This is an optimization exercise on Yosys and OpenROAD, whose aim is small area, a short achievable clock period and few clock cycles, not a production implementation.
Function not checked in this run: the RTL went through the layout flow alone.
Power is estimated from default activity; no workload was simulated.

### flow/design.v
`timescale 1ns/10ps
module  SOBEL(clk,reset,busy,ready,iaddr,idata,cdata_rd,cdata_wr,caddr_rd,caddr_wr,cwr,crd,csel	);
	input				clk;
	input				reset;
	output  reg			busy;	
	input				ready;	
	output 	reg[16:0]   iaddr;
	input  	[7:0]		idata;	
	input	[7:0]		cdata_rd;
	output	reg [7:0]		cdata_wr;
	output 	[15:0]		caddr_rd;
	output 	 [15:0]		caddr_wr;
	output	reg 		cwr,crd;
	output 	reg [1:0]		csel;
parameter   IDLE = 3'b000,
            R1   = 3'b001,
            R2   = 3'b010,
            R3   = 3'b011,
            SB   = 3'b100,
            SY   = 3'b101,
            SC   = 3'b110,
            END  = 3'b111;
reg [2:0] state;
reg [2:0] next_state;
reg inv;
reg r1_en;
reg r1_done;
reg r2_en;
reg r2_done;
reg r3_en;
reg r3_done;
reg SB_en;
reg SY_en;
reg SC_en;
reg DELAY_en;
reg shift_en;
reg [16:0]row1_cnt;
reg [16:0]row2_cnt;
reg [16:0]row3_cnt;
reg [16:0]row1_cnt_limit;
reg [16:0]row2_cnt_limit;
reg [16:0]row3_cnt_limit;
reg [7:0] buffer[0:8];
reg [10:0]sb_sum;
reg [10:0]sy_sum;
reg [8:0]sc_sum;
reg [10:0]sb_sum_reg;
reg [10:0]sy_sum_reg;
reg [8:0]sc_sum_reg;
reg [16:0]SBY_cnt;
reg [16:0]stop_cnt;
reg stop_en;
reg total_cnt_en;
reg [16:0] total_cnt;
integer a;
reg [7:0]sb_tmp;
reg [7:0]sy_tmp;
reg [1:0]selector;
always @(posedge clk or posedge reset) begin
    if(reset)begin
        state <= IDLE;
    end
    else begin
        state <= next_state;
    end
end
always @(posedge clk or posedge reset)begin
    if(reset)begin
        busy <= 1'b0;
    end
    else begin
        if(ready)begin
            busy <= 1'b1;
        end
        if(SBY_cnt == 17'd65536)begin
            busy <= 1'b0;
        end
    end
end
always @(*) begin
    cwr = 1'b0;
    crd = 1'b0;
    r1_en = 1'b0;
    r1_done = 1'b0;
    r2_en = 1'b0;
    r2_done = 1'b0;
    r3_en = 1'b0;
    r3_done = 1'b0;
    SB_en = 1'b0;
    SY_en = 1'b0;
    SC_en = 1'b0;
    shift_en = 1'b0;
    csel = 2'b0;
    total_cnt_en = 1'b0;
    DELAY_en = 1'b0;
    case(state)
        IDLE:begin
        end
        R1:begin 
            r1_en = 1'b1;  
            if(row1_cnt == row1_cnt_limit) r1_done = 1'b1;
            else r1_done = 1'b0;
            shift_en = 1'b1;
        end
        R2:begin
            r2_en = 1'b1;
            if(row2_cnt == row2_cnt_limit) r2_done = 1'b1;
            else r2_done = 1'b0;
            shift_en = 1'b1;
        end
        R3:begin
            r3_en = 1'b1;
            if(row3_cnt == row3_cnt_limit) r3_done = 1'b1;
            else r3_done = 1'b0;
            shift_en = 1'b1;
        end
        SB:begin
            SB_en = 1'b1;
            if(stop_en) cwr = 1'b0;
            else cwr = 1'b1;
        end
        SY:begin
            SY_en = 1'b1;
            if(stop_en) cwr = 1'b0;
            else cwr = 1'b1;
            csel = 2'b01;
        end
        SC:begin
            SC_en = 1'b1;
            if(stop_en) cwr = 1'b0;
            else cwr = 1'b1;
            csel = 2'b10;
        end
        END:begin
            DELAY_en = 1'b1;
            if(stop_en) cwr = 1'b0;
            else cwr = 1'b1;
            if(inv==1'b1)begin total_cnt_en = 1'b1;end
            else begin total_cnt_en = 1'b0;end
            csel = 2'b11;
        end
    endcase
end
always @(*) begin
    next_state = state;
    case(state)
        IDLE:begin
            next_state = R1;
        end
        R1:begin
            next_state = r1_done ? R2 : R1;
        end
        R2:begin
            next_state = r2_done ? R3 : R2;
        end
        R3:begin
            next_state = r3_done ? SB : R3; 
        end
        SB:begin
            next_state = SY; 
        end
        SY:begin
            next_state = SC;
        end
        SC:begin
            next_state = END;
        end
        END:begin
            if(SBY_cnt != 17'd65536)begin
                if(inv == 1'b1)begin
                    next_state = R1;
                end
                else begin
                    next_state = END;
                end
            end
            else begin
                next_state = IDLE;
            end
        end
    endcase
end
always @(posedge clk or posedge reset)begin
    if(reset)begin
        inv <= 1'b1;
    end
    else begin
        inv <= ~inv;
    end
end
always @(posedge clk or posedge reset)begin
    if(reset)begin
        total_cnt <= 17'b0;
    end
    else begin
        if(total_cnt_en)begin
            total_cnt <= total_cnt + 1'b1;
        end
    end
end
always @(*) begin
    if(total_cnt == stop_cnt || total_cnt == stop_cnt + 1'b1)begin
        stop_en = 1'b1;
    end
    else begin
        stop_en = 1'b0;
    end
end
always @(posedge clk or posedge reset)begin
    if(reset)begin
        stop_cnt <= 17'd256;
    end
    else begin
        if(total_cnt_en)begin
        if(stop_en)begin
            if(total_cnt == stop_cnt + 1'b1)begin
                stop_cnt = stop_cnt+ 17'd258;
            end
        end
        end
    end
end
always @(posedge clk or posedge reset) begin
    if(reset)begin
        row1_cnt_limit <= 17'd2;
    end
    else begin
        if(r1_en)begin
            if(row1_cnt == row1_cnt_limit)begin
                row1_cnt_limit <= row1_cnt_limit + 1'b1;
            end
        end
    end
end
always @(posedge clk or posedge reset) begin
    if(reset)begin
        row1_cnt <= 17'b0;
    end
    else begin
        if(r1_en)begin
            if(row1_cnt < row1_cnt_limit)begin
                row1_cnt <= row1_cnt + 1'b1;
            end
        end
        else begin
            row1_cnt <= row1_cnt_limit - 2'd2;
        end
    end
end
always @(posedge clk or posedge reset)begin
    if(reset)begin
        row2_cnt_limit <= 17'd260; 
    end
    else begin
        if(r2_en)begin
            if(row2_cnt == row2_cnt_limit )begin
                row2_cnt_limit <= row2_cnt_limit + 1'b1;
            end
        end
    end
end
always @(posedge clk or posedge reset)begin
    if(reset)begin
        row2_cnt <= 17'd258;
    end
    else begin
        if(r2_en)begin
            if(row2_cnt < row2_cnt_limit)begin
                row2_cnt <= row2_cnt + 1'b1;
            end
        end
        else begin
            row2_cnt <= row2_cnt_limit - 2'd2;
        end
    end
end
always @(posedge clk or posedge reset) begin
    if(reset)begin
        row3_cnt_limit <= 17'd518;
    end
    else begin
        if(r3_en)begin
            if(row3_cnt == row3_cnt_limit)begin
                row3_cnt_limit <= row3_cnt_limit + 1'b1;
            end
        end
    end
end
always @(posedge clk or posedge reset)begin
    if(reset)begin
        row3_cnt <= 17'd516;
    end
    else begin
        if(r3_en)begin
            if(row3_cnt<row3_cnt_limit)begin
                row3_cnt <= row3_cnt + 1'b1;
            end
        end
        else begin
            row3_cnt <= row3_cnt_limit - 2'd2;
        end
    end
end
always @(*) begin
    if(r1_en)begin
        iaddr = row1_cnt;
    end
    else if(r2_en)begin
        iaddr = row2_cnt;
    end
    else if(r3_en) begin
        iaddr = row3_cnt;
    end
    else begin
        iaddr = 17'b0;
    end
end
always @(posedge clk or posedge reset ) begin
    if(reset)begin
        for(a = 0; a<9 ;a = a+1 )begin
            buffer[a] <= 12'b0;
        end
    end
    else begin
        if(shift_en)begin
            buffer[8] <= idata;
            for(a=0; a<8; a=a+1)begin
                buffer[a] <= buffer[a+1];
            end
        end
    end
end
always @(*) begin
    sb_sum = buffer[0] - buffer[2] + (buffer[3]<<1) - (buffer[5]<<1) + buffer[6] - buffer[8]; 
    sy_sum = buffer[0] + (buffer[1]<<1) + buffer[2] - buffer[6] - (buffer[7]<<1) - buffer[8];
    sc_sum = sb_tmp + sy_tmp;
end
always @(posedge clk or posedge reset) begin
    if(reset)begin
        sb_sum_reg <= 11'b0;
        sy_sum_reg <= 11'b0;
        sc_sum_reg <= 9'b0;
    end
    else begin
        sb_sum_reg <= sb_sum;
        sy_sum_reg <= sy_sum;
        sc_sum_reg <= sc_sum;
    end
end
always @(posedge clk or posedge reset)begin
    if(reset)begin
        SBY_cnt <= 17'b0;
    end
    else begin
        if(total_cnt_en&&~stop_en)begin
            SBY_cnt <= SBY_cnt + 1'b1;
        end
    end
end
always @(posedge clk or posedge reset)begin
    if(reset)begin
        sb_tmp <= 8'b0;
        sy_tmp <= 8'b0;
    end
    else begin
        case(selector)
            2'b01:begin
                if(SC_en)begin sy_tmp <= 8'b0;end
                if(SY_en)begin sb_tmp <= 8'b0;end
            end
            2'b10:begin
                if(SC_en)begin sy_tmp <= 8'hff;end
                if(SY_en)begin sb_tmp <= 8'hff;end
            end
            2'b11:begin
                if(SY_en)begin sb_tmp <= sb_sum[7:0];end
                if(SC_en)begin sy_tmp <= sy_sum[7:0];end
            end
            2'b00:begin
                sy_tmp <= 8'b0;
                sb_tmp <= 8'b0;
            end
        endcase
    end
end
assign caddr_wr = SBY_cnt;
assign caddr_rd = 16'd0;
always @(*) begin
    if(SY_en)begin
        if(sb_sum_reg[10]==1'b1)begin
            cdata_wr = 8'b0;
            selector = 2'b01;
        end
        else begin
            if(sb_sum_reg[9:0]>10'd255)begin
                cdata_wr = 8'hff;
                selector = 2'b10;
            end
            else begin
                cdata_wr = sb_sum_reg[7:0];
                selector = 2'b11;
            end
        end
    end
    else if(SC_en) begin
        if(sy_sum_reg[10]==1'b1)begin
            cdata_wr = 8'b0;
            selector = 2'b01;
        end
        else begin
            if(sy_sum_reg[9:0]>10'd255)begin
                cdata_wr = 8'hff;
                selector = 2'b10;
            end
            else begin
                cdata_wr = sy_sum_reg[7:0];
                selector = 2'b11;
            end
        end
    end
    else if(DELAY_en)begin
        cdata_wr = sc_sum_reg[8:1] + sc_sum_reg[0];
        selector = 2'b00;
    end
    else begin
        cdata_wr = 8'b0;
        selector = 2'b00;
    end
end
endmodule
### flow/run.sh
#!/bin/bash
# synth_recipe.tcl (not shown) runs the flow's synth.tcl, then flattens the netlist and writes it again
# the make line also repeats each setting of config.mk as NAME=value (left out here)
make -C /OpenROAD-flow-scripts/flow DESIGN_CONFIG=/design/flow/config.mk WORK_HOME=/design/flow/orfs CLKGATE_MAP_FILE= SYNTH_SCRIPT=/design/flow/synth_recipe.tcl finish
### flow/config.mk
export PLATFORM = sky130hd
export DESIGN_NAME = SOBEL
export DESIGN_NICKNAME = SOBEL
export VERILOG_FILES = /design/flow/design.v
export SDC_FILE = /design/flow/constraint.sdc
export NUM_CORES = 4
export LEC_CHECK = 0
export CAP_MARGIN = 20
export CORE_MARGIN = 2
export CORE_UTILIZATION = 40
export SLEW_MARGIN = 20
### flow/constraint.sdc
create_clock -name core_clock -period 7.0 [get_ports {clk}]
set_input_delay 1.4000 -clock core_clock [delete_from_list [all_inputs] [get_ports {clk}]]
set_output_delay 1.4000 -clock core_clock [all_outputs]
set_load 0.01 [all_outputs]
Fig. 1: metal 2
(3 px per µm) Cells faint in the background.
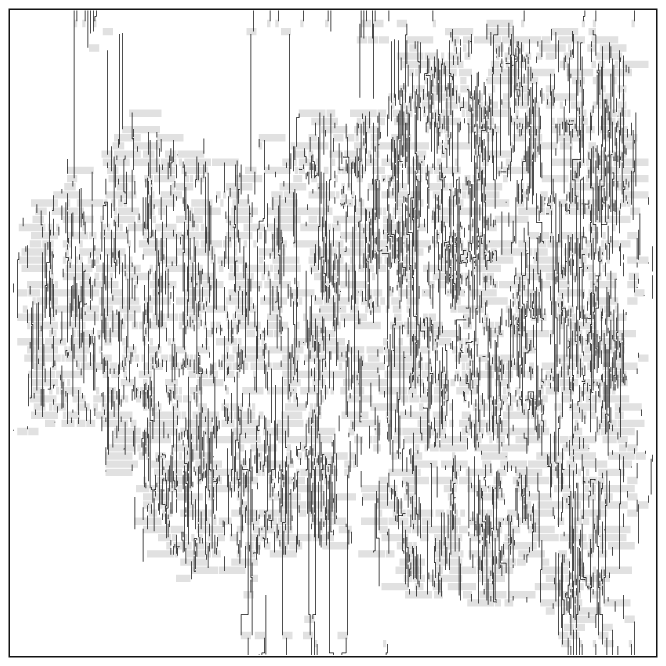
share of all routed wire: 48%
longest straight run: 75.1 µm
wire length on this layer: 19000 µm
nets with wire on the layer: 1755
DR vias: 13100
total routed wirelength: 39490 µm
met2 Use GR: 29.03%

==> impl_results.md <==
* Run status: complete, no violations
* Crit path time final at 4.573 ns
* Critical path class: flop to primary output
* Core box area at 0.04412 mm²
* Leading area contributor after synthesis: dfrtp_1
* Post CTS Setup Buffer Count at 0
* Adder-Cell Fraction of Synth Area at 14.40%
* Cts bufs inserted at 35
* Overflow after GRT at 0
* Port Buffers at 55
* Post-Syn Area at 0.01786 mm²
* CP max FO at 13
* Post-CTS Hold Fix Bufs at 0
* Worst EP required at 5.60 ns
* CTS-repair resized insts at 0
* Clock Path Buffers at 3
* Placed cell areas at 0.01884 mm²
* TritonCTS clock tree: built
* Critical path arrival at 3.17 ns
* Antenna violations before repair at 0
* Hpwl dp at 29510 µm
* Slew margin rel. at 37.31%
* Most common cell after layout, fill and taps aside: dfrtp_1
* Synth top area share at 36.99%
* Area of the multi-input gates at 0.009743 mm²
* Cells on worst reg2reg path at 16
* N_diodes at 0
* Clk slew on worst S/H paths at 0.06 ns
* Post-synthesis mux area share at 3.727%
* Synth async-reset ratio at 100.0%
* CTS H-tree depth at 2
* Worst path cell trace: and2_0 -> nand2b_1 -> nor2_1 -> o21ai_0 -> o211ai_1 -> clkdlybuf4s50_1
* Max FFs per register at 72
* Power Dens Cells at 220.4 mW/mm²
* Max VDD drop at 219.4 µV
* Die height at 215.3 µm
Fig. 2: routed metal, one colour a layer
(3 px per µm) Two of the layers only.
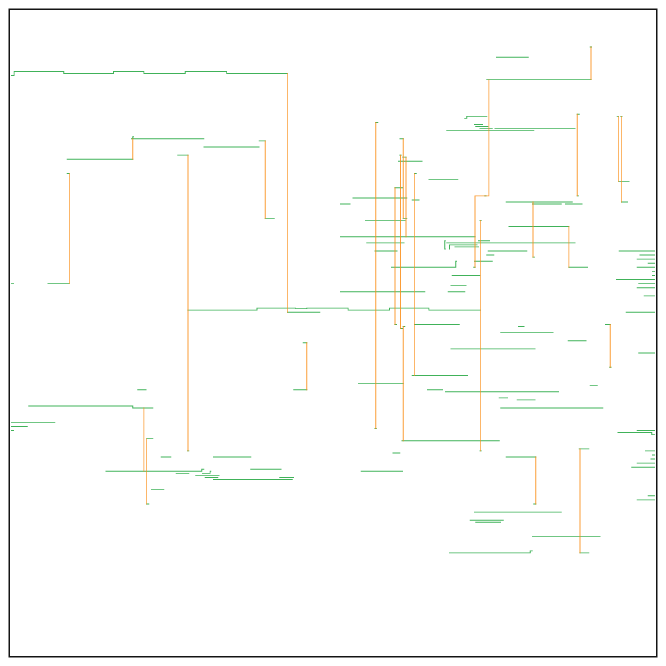
legend:
  orange:
    layer: metal 4
    wire_length: 999 µm
  green:
    layer: metal 3
    wire_length: 1430 µm
Total GRT Usage: 17.48%
wire per inst: 15.68 µm

metal layers:
metal / vias up / wire, µm / track usage, %
met3: 58 / 1431 / 2.406
met5: - / 0 / 0
met2: 216 / 19000 / 29.03
li1: 6457 / - / -
met1: 6371 / 18060 / 23.57
met4: 0 / 998 / 5.770
final timing paths:
kind | end | slack [ns] | from
setup / recovery | cdata_wr[3] | 2.43 | state[0]
hold / removal | inv | 0.46 | inv
setup reg to reg | sb_sum_reg[10] | 2.86 | buffer[0][0]
hold reg to reg | inv | 0.46 | inv
max in group asynchronous | stop_cnt[4] | 4.12 | reset
min in group asynchronous | sc_sum_reg[4] | 1.15 | reset
cell usage after synthesis (all sizes together), types with 20 or more instances:
cell type  count
nor4          21
a22oi         20
dfrtp        264
xnor2        161
nand4         52
nand3         65
a21oi         49
and3          27
o21ai        102
fa            56
nand2        133
nor3          43
ha           116
buf           51
xor2          23
inv          207
clkbuf        42
or4           23
a31oi         26
nor2         133
o31ai         22
mux2          52
power by group:
part           switching [W]  total, W  internal, W
clock network       0.000725   0.00182      0.00110
registers          0.0000370   0.00173      0.00169
logic               0.000506  0.000860     0.000354
stage by stage:
step                      setup WS, ns  power [W]  hold slack (ns)  util [%]  cells
final                            2.427   0.004414           0.4645     45.39   2519
after global routing             2.176   0.004682           0.4834     45.39   2519
after CTS                        2.395   0.004486           0.4698     45.37   2519
after detailed placement         2.855   0.002630           0.4543     42.70   2456
after global placement           2.908   0.002613           0.4451     42.69   2455
after floorplan                  1.958   0.002418           0.4315         -   1888
logic make-up (layout without fill, tap and decap cells):
family                     count (synthesis)  count (layout)
and+or+nand+nor                          562             562
muxes                                     60              60
other                                      1              17
AOI/OAI and AO/OA                        317             317
xor gates and xnor gates                 184             184
adders and majority gates                172             172
DFF                                      276             276
buffers and inverters                    300             339
critical path, delay by kind of cell, from the launching register on:
kind / cells / cell delay (ns)
and+or+nand+nor: 3 / 1.17
buffers and inverters: 1 / 0.60
DFF: 1 / 0.43
AOI/OAI and AO/OA: 2 / 0.41
area by class of cell:
cell class	count	share of cell area [%]
multi-input combinational	1312	48.64
sequential	276	34.56
clock buffer	47	4.848
inverter	207	3.898
tap	592	3.698
timing repair buffer	69	3.323
clock inverter	16	1.031

[port drivers added, routing unchanged]
The flow's constraints put no driver on any port. The routed layout listed below was extracted and timed again, unchanged, in two steps.
Step 1 assumes that a clkbuf_16 drives the clock port and a buf_2 every other input.
Step 2, shift: input delay + t, output delay - t, t = (earliest + latest rising clock arrival at the registers) / 2. This alone moves slack from input paths to output paths.
a / b / c = ideal ports / drivers / drivers and shift; a / b = the first two.
t (ns): 0.590
setup WS [ns]: 2.427 / 2.377 / 2.865
hold WS [ns]: 0.465 / 0.465 / 0.465
worst register clock-pin slew, ns: 0.06 / 0.06
worst slew at a driven data input, ns: 0.05
After both steps setup and hold are still met in this run. The setup slack of this run moves by -0.050 ns with the drivers and by +0.438 ns with both steps.
